This design comes from an exercise in tuning for a short achievable clock period and few clock cycles on the open sky130 flow, not from production work. Only simulation tests tie the RTL to the original design; equivalence was not proved. Not every run is shown, and edits may drop behaviour that the tests do not exercise. Power and IR drop assume default switching activity.

==> run_1/wires.png <==
Drawn at 1 px/um.
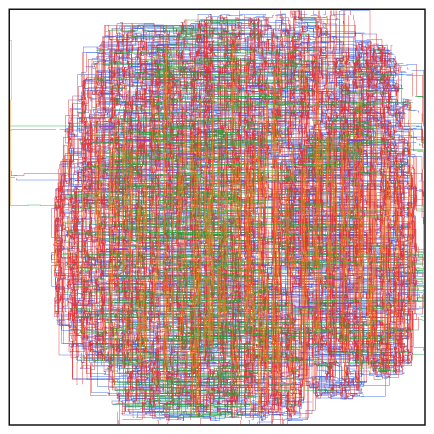
==> run_1/io_placement.png <==
Drawn at 1 px/um. Pins as bars across the die edge, other pins in grey.
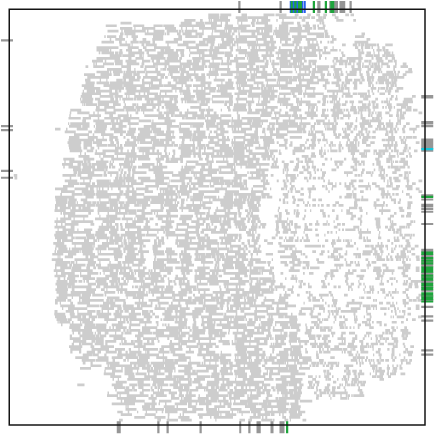
==> run_1/io_fan.png <==
Drawn at 1.5 px/um.
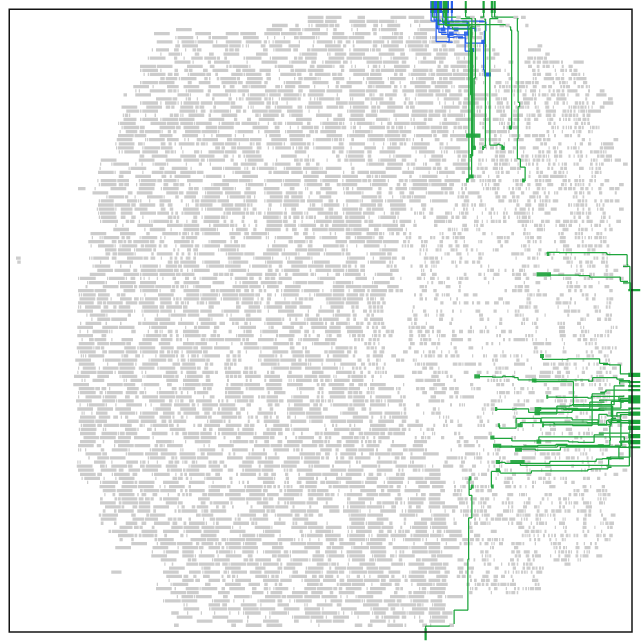
==> run_1/clock_tree.png <==
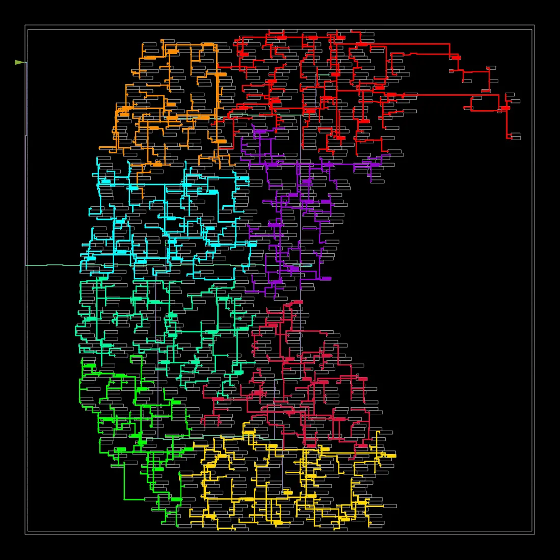
==> flow/run.sh <==
#!/bin/bash
# synth_recipe.tcl (not shown) runs the flow's synth.tcl, then flattens the netlist and writes it again
# the make line also repeats each setting of config.mk as NAME=value (left out here)
make -C /OpenROAD-flow-scripts/flow DESIGN_CONFIG=/design/flow/config.mk WORK_HOME=/design/flow/orfs CLKGATE_MAP_FILE= SYNTH_SCRIPT=/design/flow/synth_recipe.tcl finish
==> flow/config.mk <==
export PLATFORM = sky130hd
export DESIGN_NAME = veda_cpu
export DESIGN_NICKNAME = veda_cpu
export VERILOG_FILES = /design/flow/design.v
export SDC_FILE = /design/flow/constraint.sdc
export NUM_CORES = 4
export LEC_CHECK = 0
export CAP_MARGIN = 20
export CORE_MARGIN = 2
export CORE_UTILIZATION = 40
export SLEW_MARGIN = 20
==> flow/constraint.sdc <==
create_clock -name core_clock -period 11.0 [get_ports {clk}]
set_input_delay 2.2000 -clock core_clock [delete_from_list [all_inputs] [get_ports {clk}]]
set_output_delay 2.2000 -clock core_clock [all_outputs]
set_load 0.01 [all_outputs]
==> flow/design.v <==
module veda_cpu (
    input             clk,
    input             rst,
    output     [7:0]  imem_addr,
    input      [31:0] imem_rdata,
    output            dmem_we,
    output     [7:0]  dmem_addr,
    output     [31:0] dmem_wdata,
    input      [31:0] dmem_rdata,
    output            halted
);
localparam S_FETCH = 2'd0, S_EXEC = 2'd1, S_LOAD = 2'd2, S_HALT = 2'd3;
reg [1:0]  state;
reg [7:0]  pc;
reg [31:0] registers32 [0:31];
wire [31:0] instruction = imem_rdata;
wire [5:0]  op    = instruction[31:26];
wire [5:0]  funct = instruction[5:0];
wire [4:0]  rs    = instruction[25:21];
wire [4:0]  rt    = instruction[20:16];
wire [4:0]  rd    = instruction[15:11];
wire [4:0]  shamt = instruction[10:6];
wire [15:0] imm   = instruction[15:0];
wire [31:0] a   = registers32[rs];
wire [31:0] b   = registers32[rt];
wire [31:0] t4  = registers32[12];
wire [7:0]  pc1 = pc + 8'd1;
wire [31:0] link = {24'd0, pc} + 32'd1;
wire        lt  = $signed(a) <  $signed(b);
wire        le  = $signed(a) <= $signed(b);
assign imem_addr  = pc;
assign dmem_we    = (state == S_EXEC) && (op == 6'b101011);
assign dmem_addr  = (op == 6'b101011) ? (imm[7:0] + a[7:0]) : (imm[7:0] + t4[7:0]);
assign dmem_wdata = b;
assign halted     = (state == S_HALT);
integer i;
always @(posedge clk) begin
    if (rst) begin
        state <= S_FETCH;
        pc    <= 8'd11;
        for (i = 0; i < 32; i = i + 1)
            registers32[i] <= 32'd0;
    end else begin
        case (state)
        S_FETCH: state <= S_EXEC;
        S_EXEC: begin
            state <= S_FETCH;
            case (op)
            6'b000000: begin
                case (funct)
                6'b100000, 6'b100001: begin registers32[rd] <= a + b; pc <= pc1; end  
                6'b100010, 6'b100011: begin registers32[rd] <= a - b; pc <= pc1; end  
                6'b100100: begin registers32[rd] <= a & b; pc <= pc1; end             
                6'b100101: begin registers32[rd] <= a | b; pc <= pc1; end             
                6'b000000: begin registers32[rd] <= b << shamt; pc <= pc1; end        
                6'b000010: begin registers32[rd] <= b >> shamt; pc <= pc1; end        
                6'b001000: begin                                                       
                    registers32[31] <= link;
                    pc <= pc1 + ((rs == 5'd31) ? link[7:0] : a[7:0]);
                end
                6'b101010: begin registers32[rd] <= {31'd0, lt}; pc <= pc1; end       
                default: ;
                endcase
            end
            6'b001000: begin registers32[rt] <= a + {16'd0, imm}; pc <= pc1; end      
            6'b001001: begin registers32[rt] <= a - {16'd0, imm}; pc <= pc1; end      
            6'b001100: begin registers32[rt] <= a & {16'd0, imm}; pc <= pc1; end      
            6'b001101: begin registers32[rt] <= a | {16'd0, imm}; pc <= pc1; end      
            6'b100011: state <= S_LOAD;                                                
            6'b101011: pc <= pc1;                                                      
            6'b000100: pc <= (a == b) ? pc1 + imm[7:0] : pc1;                          
            6'b000101: pc <= (a != b) ? pc1 + imm[7:0] : pc1;                          
            6'b000111: pc <= lt ? pc1 + imm[7:0] : pc1;                                
            6'b000001: pc <= le ? pc1 + imm[7:0] : pc1;                                
            6'b000110: pc <= le ? pc1 + imm[7:0] : pc1;                                
            6'b000010: pc <= instruction[7:0];                                         
            6'b000011: begin registers32[31] <= link; pc <= pc1 + instruction[7:0]; end  
            6'b001010: begin registers32[rd] <= {31'd0, lt}; pc <= pc1; end           
            6'b111111: state <= S_HALT;                                                
            default: ;
            endcase
        end
        S_LOAD: begin
            registers32[rt] <= dmem_rdata;
            pc <= pc1;
            state <= S_FETCH;
        end
        default: ;
        endcase
    end
end
endmodule
==> flow_summary_export.csv, run 1 <==
group,metric,value,unit
clocking,clk_pin_slew,70,ps
finish,top_regs,"registers32 (1024), pc (8), state (2)",
hold_path,holdPathStages,2,
setup_path,crit_fanout,20,
route,ant_nets,0,
finish,top_register,"registers32",
finish,largest_class,"multi-input gates",
timing,fin_skew,66.19,ps
clocking,cts_resized,0,
power_and_ir_drop,power_density,160.4,nW/um^2
power_and_ir_drop,leakage,27.69,nW
finish,synthToLayoutAreaGrowth,11.13,%
hold_path,min_to,"state[0]",
power_and_ir_drop,pwr-share-clk,31.9,%
yosys,synth_cell_types,104,
placement,dp_hpwl,214400,um
finish,final_common_cell,"nor2_1",
global_routing,grt_usage,37.35,%
setup_path,crit_path_start_kind,"primary input",
setup_path,critPathBufInv,4,
finish,antenna_cells,11,
clocking,postCtsHoldBufs,0,
setup_path,critPathCaptureType,"flop",
clocking,max-clock-path-buffers,3,
status,outcome,"finished clean",
placement,place_congestion,1.062,
setup_path,worstRegToRegCells,17,
yosys,synthMuxAreaShare,20.32,%
finish,largest_register_ffs,1024,
finish,drive_gt1_share,16.25,%
die,die_h,414.2,um
clocking,cts_tree,"done",
setup_path,worstSetupStartpoint,"imem_rdata[19]",
yosys,synth_top_family_by_area,"multiplexers",
Testbench counts for the RTL of run 1, summed over its fixed seeds: cycles 113,339.
About wires.png:
colour	layer	wire length
orange	metal 4	28.2 mm
blue	metal 1	112 mm
green	metal 3	44.1 mm
purple	metal 5	128 um
red	metal 2	145 mm

About io_placement.png:
colour	port	pins	direction	edge
cyan	`rst`	1	input	right
green	`dmem_rdata`	32	input	22 right, 9 top, 1 bottom
blue	`dmem_addr`	8	output	top

About io_fan.png:
colour	port	bits	direction	edge	end cells	wire
blue	`dmem_addr`	8	output	top	8	348 um
green	`dmem_rdata`	32	input	22 right, 9 top, 1 bottom	34	3230 um

About clock_tree.png:
Root Buffer: clkbuf_16
CTS buffer count: 108
H-tree depth: 3
num sequential: 1034

-- run 1: Yosys cell counts (79+ instances only) --
master / number / area share (%)
nand2_1: 313 / 1.7
inv_1: 125 / 0.70
o22ai_1: 90 / 0.84
nor2_1: 1121 / 6.3
mux4_2: 369 / 12
clkbuf_1: 320 / 1.8
nand3_1: 118 / 0.88
o21ai_0: 178 / 1.3
edfxtp_1: 1024 / 46
ha_1: 163 / 3.0
a21oi_1: 329 / 2.4
buf_2: 125 / 0.93
a22oi_1: 166 / 1.9
nor3_1: 79 / 0.59
mux2i_1: 502 / 7.5
-- run 1: metrics by stage --
step                util [%]  worst slack, ps  area, um^2  instances
floorplan                  -             2319       67320       6048
global placement       42.55            635.9       71150       8085
detailed placement     42.55            611.2       71150       8085
CTS                    44.69             1434       74740       8282
global route           44.73             1021       74800       8288
finish                 44.74            873.9       74810       8295
-- run 1: tightest hold or removal path, cell delays in order, from the launching register on --
cell and delay [ps]:
dfxtp_1 350, inv_1 90, a211oi_1 70
-- run 1: metal layers --
metal	up-vias	wire length, um	global-route usage, %
met1	29010	112500	45.57
li1	22790	-	-
met5	-	127	0
met2	5325	144600	56.67
met3	1389	44140	10.67
met4	18	28180	27.09
## Run 2: files that changed since run 1, shown whole
==> flow/design.v <==
module veda_cpu (
    input             clk,
    input             rst,
    output     [7:0]  imem_addr,
    input      [31:0] imem_rdata,
    output            dmem_we,
    output     [7:0]  dmem_addr,
    output     [31:0] dmem_wdata,
    input      [31:0] dmem_rdata,
    output            halted
);
reg  [7:0]  pc_f;           
reg         d_valid;        
reg  [7:0]  d_pc;
reg         stopped;        
reg         r_valid;
reg  [31:0] r_ins;
reg  [7:0]  r_pc;
reg         e_valid;
reg  [31:0] e_a, e_b;
reg  [7:0]  e_imm8;
reg  [4:0]  e_sh;
reg  [4:0]  e_rd;
reg         e_we;           
reg         e_lw, e_sw, e_br, e_jrx, e_halt, e_pt;
reg         e_beq, e_bne, e_blt, e_ble;
reg         e_add, e_sub, e_and, e_or, e_sll, e_srl, e_slt, e_link;
reg  [8:0]  e_pc1;          
reg  [7:0]  e_btgt;         
reg         m_we, m_lw;
reg  [4:0]  m_rd;
reg  [31:0] m_res;
reg         m_dwe;
reg  [7:0]  m_daddr;
reg  [31:0] m_dwdata;
reg         m_halt;
reg         w_we, w_lw;
reg  [4:0]  w_rd;
reg  [31:0] w_res;
reg         w2_we;
reg  [4:0]  w2_rd;
reg  [31:0] w2_res;
reg  [31:0] rf [0:31];
reg         halted_q;
assign imem_addr  = pc_f;
assign dmem_we    = m_dwe;
assign dmem_addr  = m_daddr;
assign dmem_wdata = m_dwdata;
assign halted     = halted_q;
wire [5:0] op = r_ins[31:26];
wire [5:0] fn = r_ins[5:0];
wire [4:0] rs = r_ins[25:21];
wire [4:0] rt = r_ins[20:16];
wire [4:0] rd = r_ins[15:11];
wire is_r    = (op == 6'b000000);
wire f_add   = is_r & ((fn == 6'b100000) | (fn == 6'b100001));
wire f_sub   = is_r & ((fn == 6'b100010) | (fn == 6'b100011));
wire f_and   = is_r & (fn == 6'b100100);
wire f_or    = is_r & (fn == 6'b100101);
wire f_sll   = is_r & (fn == 6'b000000);
wire f_srl   = is_r & (fn == 6'b000010);
wire f_slt   = is_r & (fn == 6'b101010);
wire f_jr    = is_r & (fn == 6'b001000);
wire i_addi  = (op == 6'b001000);
wire i_subi  = (op == 6'b001001);
wire i_andi  = (op == 6'b001100);
wire i_ori   = (op == 6'b001101);
wire i_slti  = (op == 6'b001010);
wire i_lw    = (op == 6'b100011);
wire i_sw    = (op == 6'b101011);
wire i_beq   = (op == 6'b000100);
wire i_bne   = (op == 6'b000101);
wire i_bgt   = (op == 6'b000111);
wire i_bgte  = (op == 6'b000001);
wire i_bleq  = (op == 6'b000110);
wire i_j     = (op == 6'b000010);
wire i_jal   = (op == 6'b000011);
wire i_halt  = (op == 6'b111111);
wire i_br    = i_beq | i_bne | i_bgt | i_bgte | i_bleq;
wire jr31    = f_jr & (rs == 5'd31);
wire imm_op  = i_addi | i_subi | i_andi | i_ori;
wire wr_rd   = f_add | f_sub | f_and | f_or | f_sll | f_srl | f_slt | i_slti;
wire wr_rt   = imm_op | i_lw;
wire wr_31   = i_jal | f_jr;
wire [4:0] dst = wr_rd ? rd : (wr_31 ? 5'd31 : rt);
wire usesA   = f_add | f_sub | f_and | f_or | f_slt | i_slti | imm_op | i_lw | i_sw
             | i_br | (f_jr & ~jr31);
wire usesB   = f_add | f_sub | f_and | f_or | f_slt | i_slti | f_sll | f_srl | i_sw | i_br;
wire [4:0] ia = i_lw ? 5'd12 : rs;
wire [4:0] ib = rt;
wire [31:0] bx    = e_sub ? ~e_b : e_b;
wire [31:0] sum   = e_a + bx + {31'd0, e_sub};
wire        lt    = $signed(e_a) < $signed(e_b);
wire        eq    = (e_a == e_b);
wire [31:0] alu_e = ({32{e_add | e_sub}} & sum)
                  | ({32{e_and}} & (e_a & e_b))
                  | ({32{e_or}}  & (e_a | e_b))
                  | ({32{e_sll}} & (e_b << e_sh))
                  | ({32{e_srl}} & (e_b >> e_sh))
                  | ({32{e_slt}} & {31'd0, lt})
                  | ({32{e_link}} & {23'd0, e_pc1});
wire taken = (e_beq & eq) | (e_bne & ~eq) | (e_blt & lt) | (e_ble & (lt | eq));
wire mispredict = e_valid & e_br & (taken != e_pt) & (e_imm8 != 8'd0);
wire jrx_redirect = e_valid & e_jrx;
wire redirect_e = mispredict | jrx_redirect;
wire [7:0] target_e = e_jrx ? (e_pc1[7:0] + e_a[7:0]) : (taken ? e_btgt : e_pc1[7:0]);
wire halt_e = e_valid & e_halt;
wire [7:0] daddr_e = e_a[7:0] + e_imm8;
reg [31:0] a_r, b_rf;
always @* begin
    if (e_valid && e_we && e_rd == ia)        a_r = alu_e;
    else if (m_we && m_rd == ia)              a_r = m_res;
    else if (w_we && w_rd == ia)              a_r = w_lw ? dmem_rdata : w_res;
    else if (w2_we && w2_rd == ia)            a_r = w2_res;
    else                                      a_r = rf[ia];
end
always @* begin
    if (e_valid && e_we && e_rd == ib)        b_rf = alu_e;
    else if (m_we && m_rd == ib)              b_rf = m_res;
    else if (w_we && w_rd == ib)              b_rf = w_lw ? dmem_rdata : w_res;
    else if (w2_we && w2_rd == ib)            b_rf = w2_res;
    else                                      b_rf = rf[ib];
end
wire hzA = usesA & ((e_valid & e_lw & e_rd == ia) |
                    (~(e_valid & e_we & e_rd == ia) & m_lw & m_rd == ia));
wire hzB = usesB & ((e_valid & e_lw & e_rd == ib) |
                    (~(e_valid & e_we & e_rd == ib) & m_lw & m_rd == ib));
wire replay_r = r_valid & (hzA | hzB);
wire [31:0] b_r = imm_op ? {16'd0, r_ins[15:0]} : b_rf;
wire [7:0] pc1_r  = r_pc + 8'd1;
wire [7:0] btgt_r = pc1_r + r_ins[7:0];
wire pt_r   = i_br & r_ins[7];
wire pred_r = r_valid & (i_j | i_jal | jr31 | pt_r);
wire [7:0] ptgt_r = i_j ? r_ins[7:0] : (jr31 ? {pc1_r[6:0], 1'b0} : btgt_r);
wire kill_r = redirect_e | halt_e;           
wire flush_d = kill_r | replay_r | pred_r;   
wire r_adv = r_valid & ~kill_r & ~replay_r;  
integer i;
always @(posedge clk) begin
    if (rst) begin
        pc_f     <= 8'd11;
        d_valid  <= 1'b0;
        stopped  <= 1'b0;
        r_valid  <= 1'b0;
        e_valid  <= 1'b0;
        m_we     <= 1'b0;
        m_lw     <= 1'b0;
        m_dwe    <= 1'b0;
        m_halt   <= 1'b0;
        w_we     <= 1'b0;
        w_lw     <= 1'b0;
        w2_we    <= 1'b0;
        halted_q <= 1'b0;
    end else begin
        if (redirect_e)      pc_f <= target_e;
        else if (replay_r)   pc_f <= r_pc;
        else if (pred_r)     pc_f <= ptgt_r;
        else                 pc_f <= pc_f + 8'd1;
        d_valid <= ~flush_d & ~stopped & ~halt_e;
        if (halt_e) stopped <= 1'b1;
        r_valid <= d_valid & ~flush_d & ~stopped;
        e_valid <= r_adv;
        m_we     <= e_valid & e_we;
        m_lw     <= e_valid & e_lw;
        m_dwe    <= e_valid & e_sw;
        m_halt   <= halt_e;
        w_we     <= m_we | m_lw;
        w_lw     <= m_lw;
        w2_we    <= w_we;
        if (halt_e) halted_q <= 1'b1;
    end
    d_pc   <= pc_f;
    r_ins  <= imem_rdata;
    r_pc   <= d_pc;
    e_a    <= a_r;
    e_b    <= b_r;
    e_imm8 <= r_ins[7:0];
    e_sh   <= r_ins[10:6];
    e_rd   <= dst;
    e_we   <= wr_rd | wr_31 | imm_op;
    e_lw   <= i_lw;
    e_sw   <= i_sw;
    e_br   <= i_br;
    e_jrx  <= f_jr & ~jr31;
    e_halt <= i_halt;
    e_pt   <= pt_r;
    e_beq  <= i_beq;
    e_bne  <= i_bne;
    e_blt  <= i_bgt;
    e_ble  <= i_bgte | i_bleq;
    e_add  <= f_add | i_addi;
    e_sub  <= f_sub | i_subi;
    e_and  <= f_and | i_andi;
    e_or   <= f_or  | i_ori;
    e_sll  <= f_sll;
    e_srl  <= f_srl;
    e_slt  <= f_slt | i_slti;
    e_link <= wr_31;
    e_pc1  <= {1'b0, r_pc} + 9'd1;
    e_btgt <= btgt_r;
    m_rd     <= e_rd;
    m_res    <= alu_e;
    m_daddr  <= daddr_e;
    m_dwdata <= e_b;
    w_rd   <= m_rd;
    w_res  <= m_res;
    w2_rd  <= w_rd;
    w2_res <= w_lw ? dmem_rdata : w_res;
    if (rst) begin
        for (i = 0; i < 32; i = i + 1)
            rf[i] <= 32'd0;
    end else if (w2_we) begin
        rf[w2_rd] <= w2_res;
    end
end
endmodule
==> run_2/io_placement.png <==
Pins as bars across the die edge, other pins in grey.
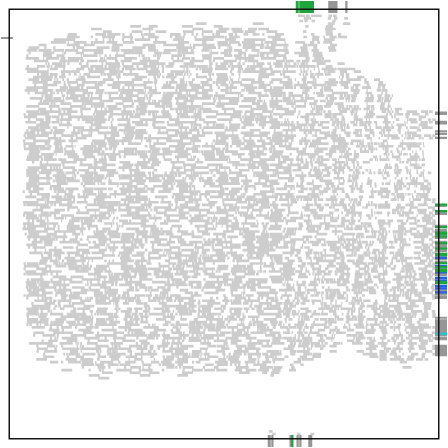
colour	port	pins	direction	edge
blue	`dmem_addr`	8	output	right
green	`dmem_rdata`	32	input	16 right, 15 top, 1 bottom
cyan	`rst`	1	input	right

==> run_2/io_fan.png <==
Drawn at 1 px/um.
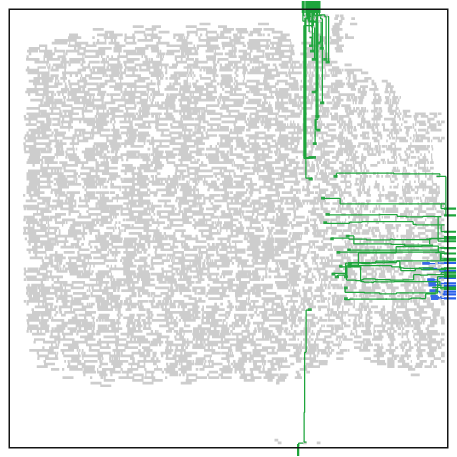
colour	port	bits	direction	edge	end cells	wire
blue	`dmem_addr`	8	output	right	8	86.2 um
green	`dmem_rdata`	32	input	16 right, 15 top, 1 bottom	32	3610 um

==> run 2 against run 1 <==
Compared with the run above: design area is 12% higher; clock-buffer cell count up 59; synthesized area up 11%; sequential cell count up 323; fmax increased by 94%; sequential share of layout area rose by 3.3 points; hold slack lost 230 ps; power up 7.9%; critical endpoint is now e_a[18].
==> flow_summary_export.csv, run 2 <==
group,metric,value,unit
power_and_ir_drop,leakage,30.84,nW
yosys,ys_seq_area_share,49.90,%
placement,place_ws,5031,ps
die,die_area,190900,um^2
clocking,cts_resized,0,
yosys,syn_inst,6458,
setup_path,worstPathRequired,11700,ps
yosys,synth_area_per_cell,11.61,um^2
finish,final_common_cell,"and2_1",
yosys,yosysTopAreaCellShare,41.01,%
clocking,h-tree-depth,4,
global_routing,grt_use_met3,9.479,%
yosys,synthMuxAreaShare,16.75,%
status,outcome,"finished clean",
route,ant_nets,0,
yosys,synth_top_family_by_area,"simple AND/OR/NAND/NOR gates",
route,drt_iter0_drc,7962,
timing,fin_skew,42.22,ps
hold_path,holdPathStages,0,
clocking,max-clock-path-buffers,3,
yosys,synth_area_leader_cell,"edfxtp_1",
hold_path,min_to,"r_pc[4]",
clocking,clk_pin_slew,60,ps
route,highest-signal-layer,"met5",
route,routed-wl-met3,36170,um
placement,dp.cells,8615,
finish,fin_cells,8887,
yosys,yosys-top-cells-count,"1035 x and2_1, 1024 x edfxtp_1, 696 x nand2_1",
setup_path,critPathBufInv,2,
finish,drive_gt1_share,16.01,%
setup_path,r2r-start,"r_ins[27]",
yosys,synth_nets,6677,
yosys,synth-compound-area-share,8.252,%
global_routing,grt_busiest_layer,"met2",
global_routing,met1_usage,36.87,%
clocking,cts_buffers,148,
setup_path,crit_path_start_kind,"flop",
clocking,postCtsHoldBufs,0,
global_routing,met2_usage,44.20,%
yosys,yosys.cell_count.top_type,"and2_1",
timing,worst_slack,5784,ps
finish,largest_register_ffs,1024,
setup_path,worstRegToRegCells,12,
setup_path,crit_fanout,94,
clocking,cts_tree,"done",
setup_path,critPathCaptureType,"flop",
route,wl_met1,104200,um
global_routing,grt_usage,28.66,%
finish,top_register,"rf",
setup_path,rrSetupSlack,5780,ps
power_and_ir_drop,power_density,154.5,nW/um^2
placement,place_congestion,0.9894,
yosys,synth_area_leaders,"edfxtp_1 41%, mux4_2 14%, dfxtp_1 8.9%",
die,die_h,437.0,um
placement,dp_hpwl,172600,um
route,met2_length,125900,um
setup_path,worstSetupStartpoint,"r_ins[27]",
Testbench counts for the RTL of run 2, summed over its fixed seeds: cycles 78,464.
## run 2: power by group
group	total (W)	leakage, nW	switching (W)	internal [W]
sequential	0.00603	13.3	0.000289	0.00574
combinational	0.00201	15.2	0.00122	0.000794
clock	0.00491	2.28	0.00219	0.00271
## run 2: cell type report
class	instances	area [um^2]	area share (%)
antenna	3	7.507	0.008954
clock buffer	191	3970	4.735
clock inverter	77	680.7	0.8119
inverter	142	534.3	0.6372
multi-input combinational	4354	35340	42.16
sequential	1357	37460	44.68
tap	2480	3103	3.701
timing repair buffer	283	2740	3.268
## run 2: worst register-to-register path: stages (launching register included)
cell and delay, ps:
dfxtp_1 610, nand4b_1 560, o21ai_4 360, buf_12 480, buf_4 720, nand2_1 110, and3_1 190, a311oi_1 530
a31oi_1 80, o211ai_1 610, nand3_1 400, and3_1 290, a22oi_1 170
## run 2: through the flow
stage | area, um^2 | utilization [%]
after detailed placement | 79160 | 42.60
after global placement | 78860 | 42.43
final | 83840 | 45.12
after floorplan | 74980 | -
after CTS | 83820 | 45.10
after global routing | 83830 | 45.11
==> run_2/clock_tree.png <==
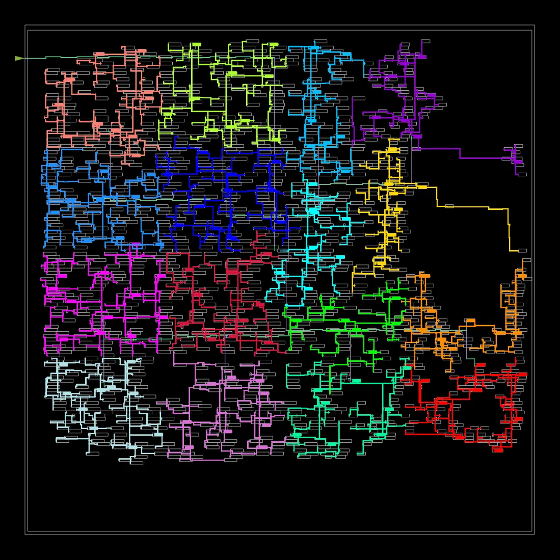

--- run 3 (changed files replaced; the others as in run 2) ---
removed: flow/run.sh
==> flow/design.v <==
module veda_cpu (
    input             clk,
    input             rst,
    output     [7:0]  imem_addr,
    input      [31:0] imem_rdata,
    output            dmem_we,
    output     [7:0]  dmem_addr,
    output     [31:0] dmem_wdata,
    input      [31:0] dmem_rdata,
    output            halted
);
localparam NB = 16;         
reg  [7:0]  pc_f;           
reg         d_valid;        
reg  [7:0]  d_pc;
reg  [7:0]  d_pc1;          
reg         d_bhit;         
reg  [NB-1:0] d_bsel;       
reg  [7:0]  d_btgt;         
reg         stopped;        
reg  [7:0]  bt_tag [0:NB-1];
reg  [7:0]  bt_tgt [0:NB-1];
reg  [NB-1:0] bt_v;
reg  [3:0]  bt_ptr;
reg         r_valid;
reg  [7:0]  r_pc, r_pc1, r_btgt;
reg  [7:0]  r_pnext;        
reg  [7:0]  r_pdelta;       
reg  [NB-1:0] r_bsel;
reg  [31:0] r_arf, r_brf;   
reg  [15:0] r_imm;
reg  [4:0]  r_sh, r_dst;
reg         r_we, r_lw, r_sw, r_br, r_beq, r_bne, r_blt, r_ble, r_same;
reg         r_jrx, r_halt, r_immop, r_usesA, r_usesB;
reg         r_add, r_sub, r_and, r_or, r_sll, r_srl, r_slt, r_link;
reg         r_hEa, r_hMa, r_hWa, r_hW2a, r_lEa, r_lMa;
reg         r_hEb, r_hMb, r_hWb, r_hW2b, r_lEb, r_lMb;
reg         e_valid;
reg  [31:0] e_a, e_b;
reg  [7:0]  e_imm8;
reg  [4:0]  e_sh;
reg  [4:0]  e_rd;
reg         e_we;           
reg         e_lw, e_sw, e_br, e_jrx, e_halt;
reg         e_beq, e_bne, e_blt, e_ble;
reg         e_add, e_sub, e_and, e_or, e_sll, e_srl, e_slt, e_link;
reg  [8:0]  e_pc1;          
reg  [7:0]  e_btgt;         
reg  [7:0]  e_pc;
reg  [7:0]  e_pnext;
reg  [7:0]  e_pdelta;
reg  [NB-1:0] e_bsel;
reg         m_we, m_lw;
reg  [4:0]  m_rd;
reg  [31:0] m_res;
reg         m_dwe;
reg  [7:0]  m_daddr;
reg  [31:0] m_dwdata;
reg         w_we, w_lw;
reg  [4:0]  w_rd;
reg  [31:0] w_res;
reg         w2_we;
reg  [4:0]  w2_rd;
reg  [31:0] w2_res;
reg  [31:0] rf [0:31];
reg  [31:0] rf_v;           
reg         halted_q;
assign imem_addr  = pc_f;
assign dmem_we    = m_dwe;
assign dmem_addr  = m_daddr;
assign dmem_wdata = m_dwdata;
assign halted     = halted_q;
wire [31:0] ins = imem_rdata;
wire [5:0] op = ins[31:26];
wire [5:0] fn = ins[5:0];
wire [4:0] rs = ins[25:21];
wire [4:0] rt = ins[20:16];
wire [4:0] rd = ins[15:11];
wire is_r    = (op == 6'b000000);
wire f_add   = is_r & ((fn == 6'b100000) | (fn == 6'b100001));
wire f_sub   = is_r & ((fn == 6'b100010) | (fn == 6'b100011));
wire f_and   = is_r & (fn == 6'b100100);
wire f_or    = is_r & (fn == 6'b100101);
wire f_sll   = is_r & (fn == 6'b000000);
wire f_srl   = is_r & (fn == 6'b000010);
wire f_slt   = is_r & (fn == 6'b101010);
wire f_jr    = is_r & (fn == 6'b001000);
wire i_addi  = (op == 6'b001000);
wire i_subi  = (op == 6'b001001);
wire i_andi  = (op == 6'b001100);
wire i_ori   = (op == 6'b001101);
wire i_slti  = (op == 6'b001010);
wire i_lw    = (op == 6'b100011);
wire i_sw    = (op == 6'b101011);
wire i_beq   = (op == 6'b000100);
wire i_bne   = (op == 6'b000101);
wire i_bgt   = (op == 6'b000111);
wire i_bgte  = (op == 6'b000001);
wire i_bleq  = (op == 6'b000110);
wire i_j     = (op == 6'b000010);
wire i_jal   = (op == 6'b000011);
wire i_halt  = (op == 6'b111111);
wire i_br    = i_beq | i_bne | i_bgt | i_bgte | i_bleq;
wire jr31    = f_jr & (rs == 5'd31);
wire jrx     = f_jr & ~jr31;
wire imm_op  = i_addi | i_subi | i_andi | i_ori;
wire wr_rd   = f_add | f_sub | f_and | f_or | f_sll | f_srl | f_slt | i_slti;
wire wr_31   = i_jal | f_jr;
wire we_d    = wr_rd | wr_31 | imm_op;
wire [4:0] dst = wr_rd ? rd : (wr_31 ? 5'd31 : rt);
wire usesA   = f_add | f_sub | f_and | f_or | f_slt | i_slti | imm_op | i_lw | i_sw
             | i_br | jrx;
wire usesB   = f_add | f_sub | f_and | f_or | f_slt | i_slti | f_sll | f_srl | i_sw | i_br;
wire [4:0] ia = i_lw ? 5'd12 : rs;
wire [4:0] ib = rt;
wire [1023:0] rf_next;
genvar g;
generate
    for (g = 0; g < 32; g = g + 1) begin : rfn
        assign rf_next[32*g +: 32] = (w2_we && w2_rd == g) ? w2_res : (rf_v[g] ? rf[g] : 32'd0);
    end
endgenerate
reg  [31:0] d_arf, d_brf;
wire [31:0] d_aoh = 32'd1 << rs;
wire [31:0] d_boh = 32'd1 << rt;
integer k;
always @* begin
    d_arf = 32'd0;
    d_brf = 32'd0;
    for (k = 0; k < 32; k = k + 1) begin
        d_arf = d_arf | ({32{d_aoh[k]}} & rf_next[32*k +: 32]);
        d_brf = d_brf | ({32{d_boh[k]}} & rf_next[32*k +: 32]);
    end
end
wire [31:0] d_r12 = rf_next[32*12 +: 32];
wire hEa  = r_we & (r_dst == ia);
wire lEa  = r_lw & (r_dst == ia);
wire hMa  = e_valid & e_we & (e_rd == ia);
wire lMa  = e_valid & e_lw & (e_rd == ia);
wire hWa  = (m_we | m_lw) & (m_rd == ia);
wire hW2a = w_we & (w_rd == ia);
wire hEb  = r_we & (r_dst == ib);
wire lEb  = r_lw & (r_dst == ib);
wire hMb  = e_valid & e_we & (e_rd == ib);
wire lMb  = e_valid & e_lw & (e_rd == ib);
wire hWb  = (m_we | m_lw) & (m_rd == ib);
wire hW2b = w_we & (w_rd == ib);
wire [31:0] bx    = e_sub ? ~e_b : e_b;
wire [31:0] sum   = e_a + bx + {31'd0, e_sub};
wire        lt    = $signed(e_a) < $signed(e_b);
wire        eq    = (e_a == e_b);
wire [31:0] alu_e = ({32{e_add | e_sub}} & sum)
                  | ({32{e_and}} & (e_a & e_b))
                  | ({32{e_or}}  & (e_a | e_b))
                  | ({32{e_sll}} & (e_b << e_sh))
                  | ({32{e_srl}} & (e_b >> e_sh))
                  | ({32{e_slt}} & {31'd0, lt})
                  | ({32{e_link}} & {23'd0, e_pc1});
wire taken_e  = (e_beq & eq) | (e_bne & ~eq) | (e_blt & lt) | (e_ble & (lt | eq));
wire mis_br_e = taken_e ? (e_pnext != e_btgt) : (e_pnext != e_pc1[7:0]);
wire mis_jr_e = (e_a[7:0] != e_pdelta);
wire redirect_e = e_valid & ((e_br & mis_br_e) | (e_jrx & mis_jr_e));
wire [7:0] target_e = e_jrx ? (e_pc1[7:0] + e_a[7:0]) : (taken_e ? e_btgt : e_pc1[7:0]);
wire halt_e = e_valid & e_halt;
wire [7:0] daddr_e = e_a[7:0] + e_imm8;
wire hitEa = r_hEa & e_valid;
wire hitEb = r_hEb & e_valid;
wire [31:0] w_val = w_lw ? dmem_rdata : w_res;
wire [31:0] a_early = r_hMa ? m_res : r_hWa ? w_val : r_hW2a ? w2_res : r_arf;
wire [31:0] b_early = r_hMb ? m_res : r_hWb ? w_val : r_hW2b ? w2_res : r_brf;
wire [31:0] a_r = hitEa ? alu_e : a_early;
wire [31:0] b_r = r_immop ? {16'd0, r_imm} : (hitEb ? alu_e : b_early);
wire hzA = r_usesA & ((e_valid & r_lEa) | (~hitEa & r_lMa));
wire hzB = r_usesB & ((e_valid & r_lEb) | (~hitEb & r_lMb));
wire replay_r = r_valid & (hzA | hzB);
wire       d_stat = i_j | i_jal | jr31 | (i_br & ins[7]);
wire [7:0] btgt_d = d_pc1 + ins[7:0];
wire [7:0] ptgt_d = i_j ? ins[7:0] : (jr31 ? {d_pc1[6:0], 1'b0} : btgt_d);
wire pred_new = d_valid & d_stat & ~d_bhit;
wire btb_bad  = d_valid & d_bhit & ~(i_j | i_jal | i_br | f_jr);
wire [7:0] pnext_d = d_bhit ? d_btgt : (d_stat ? ptgt_d : d_pc1);
reg  [NB-1:0] bsel;
reg  [7:0]    btb_tgt;
integer b;
always @* begin
    btb_tgt = 8'd0;
    for (b = 0; b < NB; b = b + 1) begin
        bsel[b] = bt_v[b] & (bt_tag[b] == pc_f);
        btb_tgt = btb_tgt | ({8{bsel[b]}} & bt_tgt[b]);
    end
end
wire btb_hit = |bsel;
wire kill_r  = redirect_e | halt_e;                     
wire flush_d = kill_r | replay_r;                       
wire r_adv   = r_valid & ~kill_r & ~replay_r;           
reg           i_v;
reg  [7:0]    i_pc, i_tgt;
reg           u_v;
reg  [7:0]    u_pc, u_tgt;
reg  [NB-1:0] u_sel0;
wire          upd_tk  = (u_tgt != u_pc + 8'd1);
reg  [NB-1:0] upd_sel;
integer u;
always @* for (u = 0; u < NB; u = u + 1) upd_sel[u] = u_sel0[u] & (bt_tag[u] == u_pc);
wire       upd_hit = |upd_sel;
integer i;
always @(posedge clk) begin
    if (rst) begin
        pc_f     <= 8'd11;
        d_valid  <= 1'b0;
        d_bhit   <= 1'b0;
        u_v      <= 1'b0;
        i_v      <= 1'b0;
        bt_v     <= {NB{1'b0}};
        bt_ptr   <= 4'd0;
        stopped  <= 1'b0;
        r_valid  <= 1'b0;
        e_valid  <= 1'b0;
        m_we     <= 1'b0;
        m_lw     <= 1'b0;
        m_dwe    <= 1'b0;
        w_we     <= 1'b0;
        w_lw     <= 1'b0;
        w2_we    <= 1'b0;
        halted_q <= 1'b0;
    end else begin
        if (redirect_e)      pc_f <= target_e;
        else if (replay_r)   pc_f <= r_pc;
        else if (pred_new)   pc_f <= ptgt_d;
        else if (btb_bad)    pc_f <= d_pc1;
        else if (btb_hit)    pc_f <= btb_tgt;
        else                 pc_f <= pc_f + 8'd1;
        d_valid <= ~flush_d & ~pred_new & ~btb_bad & ~stopped;
        d_bhit  <= btb_hit;
        u_v     <= redirect_e;
        i_v     <= pred_new & ~flush_d;
        if (halt_e) stopped <= 1'b1;
        if (u_v) begin
            if (upd_hit) begin
                if (!upd_tk) bt_v <= bt_v & ~upd_sel;
            end else if (upd_tk) begin
                bt_v[bt_ptr] <= 1'b1;
                bt_ptr       <= bt_ptr + 4'd1;
            end
        end else if (i_v) begin
            bt_v[bt_ptr] <= 1'b1;
            bt_ptr       <= bt_ptr + 4'd1;
        end
        r_valid <= d_valid & ~flush_d & ~stopped;
        e_valid <= r_adv;
        m_we     <= e_valid & e_we;
        m_lw     <= e_valid & e_lw;
        m_dwe    <= e_valid & e_sw;
        w_we     <= m_we | m_lw;
        w_lw     <= m_lw;
        w2_we    <= w_we;
        if (halt_e) halted_q <= 1'b1;
    end
    if (u_v) begin
        if (upd_hit) begin
            for (i = 0; i < NB; i = i + 1)
                if (upd_sel[i]) bt_tgt[i] <= u_tgt;
        end else begin
            bt_tag[bt_ptr] <= u_pc;
            bt_tgt[bt_ptr] <= u_tgt;
        end
    end else if (i_v) begin
        bt_tag[bt_ptr] <= i_pc;
        bt_tgt[bt_ptr] <= i_tgt;
    end
    d_pc   <= pc_f;
    d_pc1  <= pc_f + 8'd1;
    d_bsel <= bsel;
    d_btgt <= btb_tgt;
    u_pc   <= e_pc;
    u_tgt  <= target_e;
    u_sel0 <= e_bsel;
    i_pc   <= d_pc;
    i_tgt  <= ptgt_d;
    r_pc     <= d_pc;
    r_pc1    <= d_pc1;
    r_btgt   <= btgt_d;
    r_pnext  <= pnext_d;
    r_pdelta <= d_bhit ? (d_btgt - d_pc1) : 8'd0;
    r_bsel   <= d_bsel;
    r_arf    <= i_lw ? d_r12 : d_arf;
    r_brf    <= d_brf;
    r_imm    <= ins[15:0];
    r_sh     <= ins[10:6];
    r_dst    <= dst;
    r_we     <= we_d;
    r_lw     <= i_lw;
    r_sw     <= i_sw;
    r_br     <= i_br;
    r_beq    <= i_beq;
    r_bne    <= i_bne;
    r_blt    <= i_bgt;
    r_ble    <= i_bgte | i_bleq;
    r_same   <= (rs == rt);
    r_jrx    <= jrx;
    r_halt   <= i_halt;
    r_immop  <= imm_op;
    r_usesA  <= usesA;
    r_usesB  <= usesB;
    r_add    <= f_add | i_addi;
    r_sub    <= f_sub | i_subi;
    r_and    <= f_and | i_andi;
    r_or     <= f_or  | i_ori;
    r_sll    <= f_sll;
    r_srl    <= f_srl;
    r_slt    <= f_slt | i_slti;
    r_link   <= wr_31;
    r_hEa    <= hEa;
    r_hMa    <= hMa;
    r_hWa    <= hWa;
    r_hW2a   <= hW2a;
    r_lEa    <= lEa;
    r_lMa    <= lMa;
    r_hEb    <= hEb;
    r_hMb    <= hMb;
    r_hWb    <= hWb;
    r_hW2b   <= hW2b;
    r_lEb    <= lEb;
    r_lMb    <= lMb;
    e_a    <= a_r;
    e_b    <= b_r;
    e_imm8 <= r_imm[7:0];
    e_sh   <= r_sh;
    e_rd   <= r_dst;
    e_we   <= r_we;
    e_lw   <= r_lw;
    e_sw   <= r_sw;
    e_br   <= r_br;
    e_jrx  <= r_jrx;
    e_halt <= r_halt;
    e_beq  <= r_beq;
    e_bne  <= r_bne;
    e_blt  <= r_blt;
    e_ble  <= r_ble;
    e_add  <= r_add;
    e_sub  <= r_sub;
    e_and  <= r_and;
    e_or   <= r_or;
    e_sll  <= r_sll;
    e_srl  <= r_srl;
    e_slt  <= r_slt;
    e_link <= r_link;
    e_pc1  <= {1'b0, r_pc} + 9'd1;
    e_btgt <= r_btgt;
    e_pc   <= r_pc;
    e_pnext  <= r_pnext;
    e_pdelta <= r_pdelta;
    e_bsel   <= r_bsel;
    m_rd     <= e_rd;
    m_res    <= alu_e;
    m_daddr  <= daddr_e;
    m_dwdata <= e_b;
    w_rd   <= m_rd;
    w_res  <= m_res;
    w2_rd  <= w_rd;
    w2_res <= w_val;
    if (w2_we)
        rf[w2_rd] <= w2_res;
    if (rst)
        rf_v <= 32'd0;
    else if (w2_we)
        rf_v[w2_rd] <= 1'b1;
end
endmodule
==> flow/flow/run.sh <==
#!/bin/bash
set -euo pipefail
bash standard.sh SETUP_SLACK_MARGIN=6.5 finish > standard_flow.log 2>&1
==> flow/standard.sh <==
#!/bin/bash
# synth_recipe.tcl (not shown) runs the flow's synth.tcl, then flattens the netlist and writes it again
# the make line also repeats each setting of config.mk as NAME=value (left out here)
make -C /OpenROAD-flow-scripts/flow DESIGN_CONFIG=/design/flow/config.mk WORK_HOME=/design/flow/orfs CLKGATE_MAP_FILE= SYNTH_SCRIPT=/design/flow/synth_recipe.tcl "${@:-finish}"
==> flow/config.mk <==
export PLATFORM = sky130hd
export DESIGN_NAME = veda_cpu
export DESIGN_NICKNAME = veda_cpu
export VERILOG_FILES = /design/flow/design.v
export SDC_FILE = /design/flow/constraint.sdc
export NUM_CORES = 4
export LEC_CHECK = 0
export CAP_MARGIN = 20
export CORE_MARGIN = 2
export CORE_UTILIZATION = 35
export SLEW_MARGIN = 20
==> run_3/clock_tree.png <==
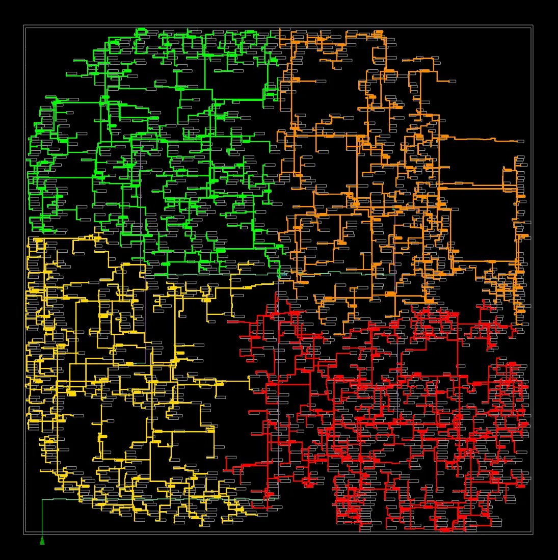
clock sink count: 1905
H-tree depth: 4
CTS buffer count: 220
num sequential: 1905

==> run 3 against run 2 <==
Compared with the run above: wire length increased by 130%; hold slack got worse by 12 ps; core utilization decreased by 4.4 points; combinational power decreased by 46%; highest routed layer unchanged.
==> flow_summary_export.csv, run 3 <==
group,metric,value,unit
status,outcome,"finished clean",
hold_path,min_to,"r_bsel[1]",
setup_path,critPathBufInv,3,
placement,dp.cells,13080,
yosys,synth_area_per_cell,10.07,um^2
placement,place_ws,4412,ps
setup_path,worstSetupStartpoint,"imem_rdata[18]",
setup_path,worstPathRequired,11630,ps
yosys,synth_nets,9885,
power_and_ir_drop,power_leader,"clock",
global_routing,grt_busiest_layer,"met2",
power_and_ir_drop,share_seq_of_total_power,46.6,%
yosys,ys_seq_area_share,52.48,%
power_and_ir_drop,leakage,41.76,nW
placement,place_congestion,1.072,
yosys,synth_area_leaders,"edfxtp_1 40%, dfxtp_1 13%, a21oi_1 6.3%",
clocking,postCtsHoldBufs,0,
global_routing,met2_usage,62.25,%
power_and_ir_drop,power_density,151.2,nW/um^2
power_and_ir_drop,intPower,0.01276,W
placement,placed_cell_area,103400,um^2
yosys,yosys-top-cells-count,"1280 x edfxtp_1, 1226 x a21oi_1, 884 x and3_1",
finish,stdcell_area,112600,um^2
power_and_ir_drop,pwr-share-clk,47.0,%
power_and_ir_drop,pwr-share-comb,6.3,%
route,drt_iter0_drc,18140,
route,highest-signal-layer,"met5",
finish,top_register,"rf",
hold_path,holdPathStages,0,
global_routing,grt_usage,43.69,%
finish,synthToLayoutAreaGrowth,15.95,%
clocking,max-clock-path-buffers,4,
setup_path,rrSetupSlack,6230,ps
timing,worst_slack,6210,ps
route,met2_length,261100,um
clocking,cts_tree,"done",
setup_path,crit_fanout,19,
finish,fin_cells,13720,
finish,top_regs,"rf (1024), bt_tag (128), bt_tgt (128)",
yosys,synth_cell_types,86,
power_and_ir_drop,pg_seq,0.00794,W
yosys,synth_area_leader_cell,"edfxtp_1",
yosys,yosys.cell_count.top_type,"edfxtp_1",
finish,drive_gt1_share,12.84,%
Testbench counts for the RTL of run 3, summed over its fixed seeds: cycles 65,203.
==> run_3/wires.png <==
Drawn at 1 px/um.
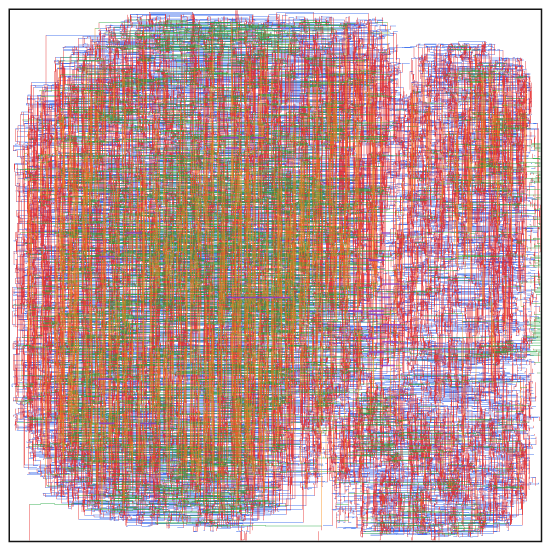
colour	layer	wire length
blue	metal 1	239 mm
orange	metal 4	51.4 mm
red	metal 2	261 mm
green	metal 3	84.7 mm
purple	metal 5	327 um

-- run 3: cell types whose count changed after synthesis, moves of 256 or more --
cell	previous run	this run
a21oi_1	192	1226
and2_1	1035	37
and3_1	66	884
o22ai_1	22	702
mux4_2	481	45
dfxtp_1	333	625
edfxtp_1	1024	1280
-- run 3: area by class of cell --
cell class / instances / area (um^2) / area share [%]
multi-input cells: 6688 / 42530 / 37.78
clock buffers: 277 / 6036 / 5.362
clock inverters: 133 / 1630 / 1.448
diodes: 212 / 530.5 / 0.4713
inverters: 211 / 829.5 / 0.7370
well taps: 3705 / 4636 / 4.118
flip-flops and latches: 1905 / 51050 / 45.35
repair buffers: 586 / 5323 / 4.729
-- run 3: what timing repair did --
item / in CTS / in global routing
resized for setup: 139 / 91
endpoints found under the setup margin: 120 / 64
setup buffers: 11 / 3
pin swaps: 5 / 3
-- run 3: cell families after synthesis --
kind of cell / share of synthesized area, %
AO/OA/AOI/OAI: 17.54
XOR/XNOR: 3.744
adder cells (fa/ha/maj): 2.281
buffers and inverters: 4.222
flip-flops: 52.48
multiplexers: 3.915
AND/OR/NAND/NOR: 15.82

static timing again, ports no longer ideal:
Ports are ideal in the flow. The routed layouts listed here were re-timed in OpenROAD.
Step 1 assumes that a clkbuf_16 drives the clock port and a buf_2 every other input.
Step 2 adds t to the input delays and takes it off the output delays; t is the mean of the earliest and latest rising clock arrival at the registers after step 1. Input paths then give back, and output paths get back, about the clock's delay inside the block.
Slacks: ideal / step 1 / step 2; pairs: ideal / step 1.
| run | t (ns) | slack for setup (ns) | cell pins on the clock port's net |
|---|---|---|---|
| run 1 | 0.849 | 0.874 / 0.774 / -0.075 | 1 |
| run 2 | 0.895 | 5.784 / 5.784 / 4.974 | 1 |
| run 3 | 1.050 | 6.210 / 6.232 / 5.248 | 1 |
Met with ideal ports but missed after step 2: setup timing in run 1. For run 3, which loses most, drivers alone change the setup slack by +0.022 ns; drivers and shift together by -0.962 ns.
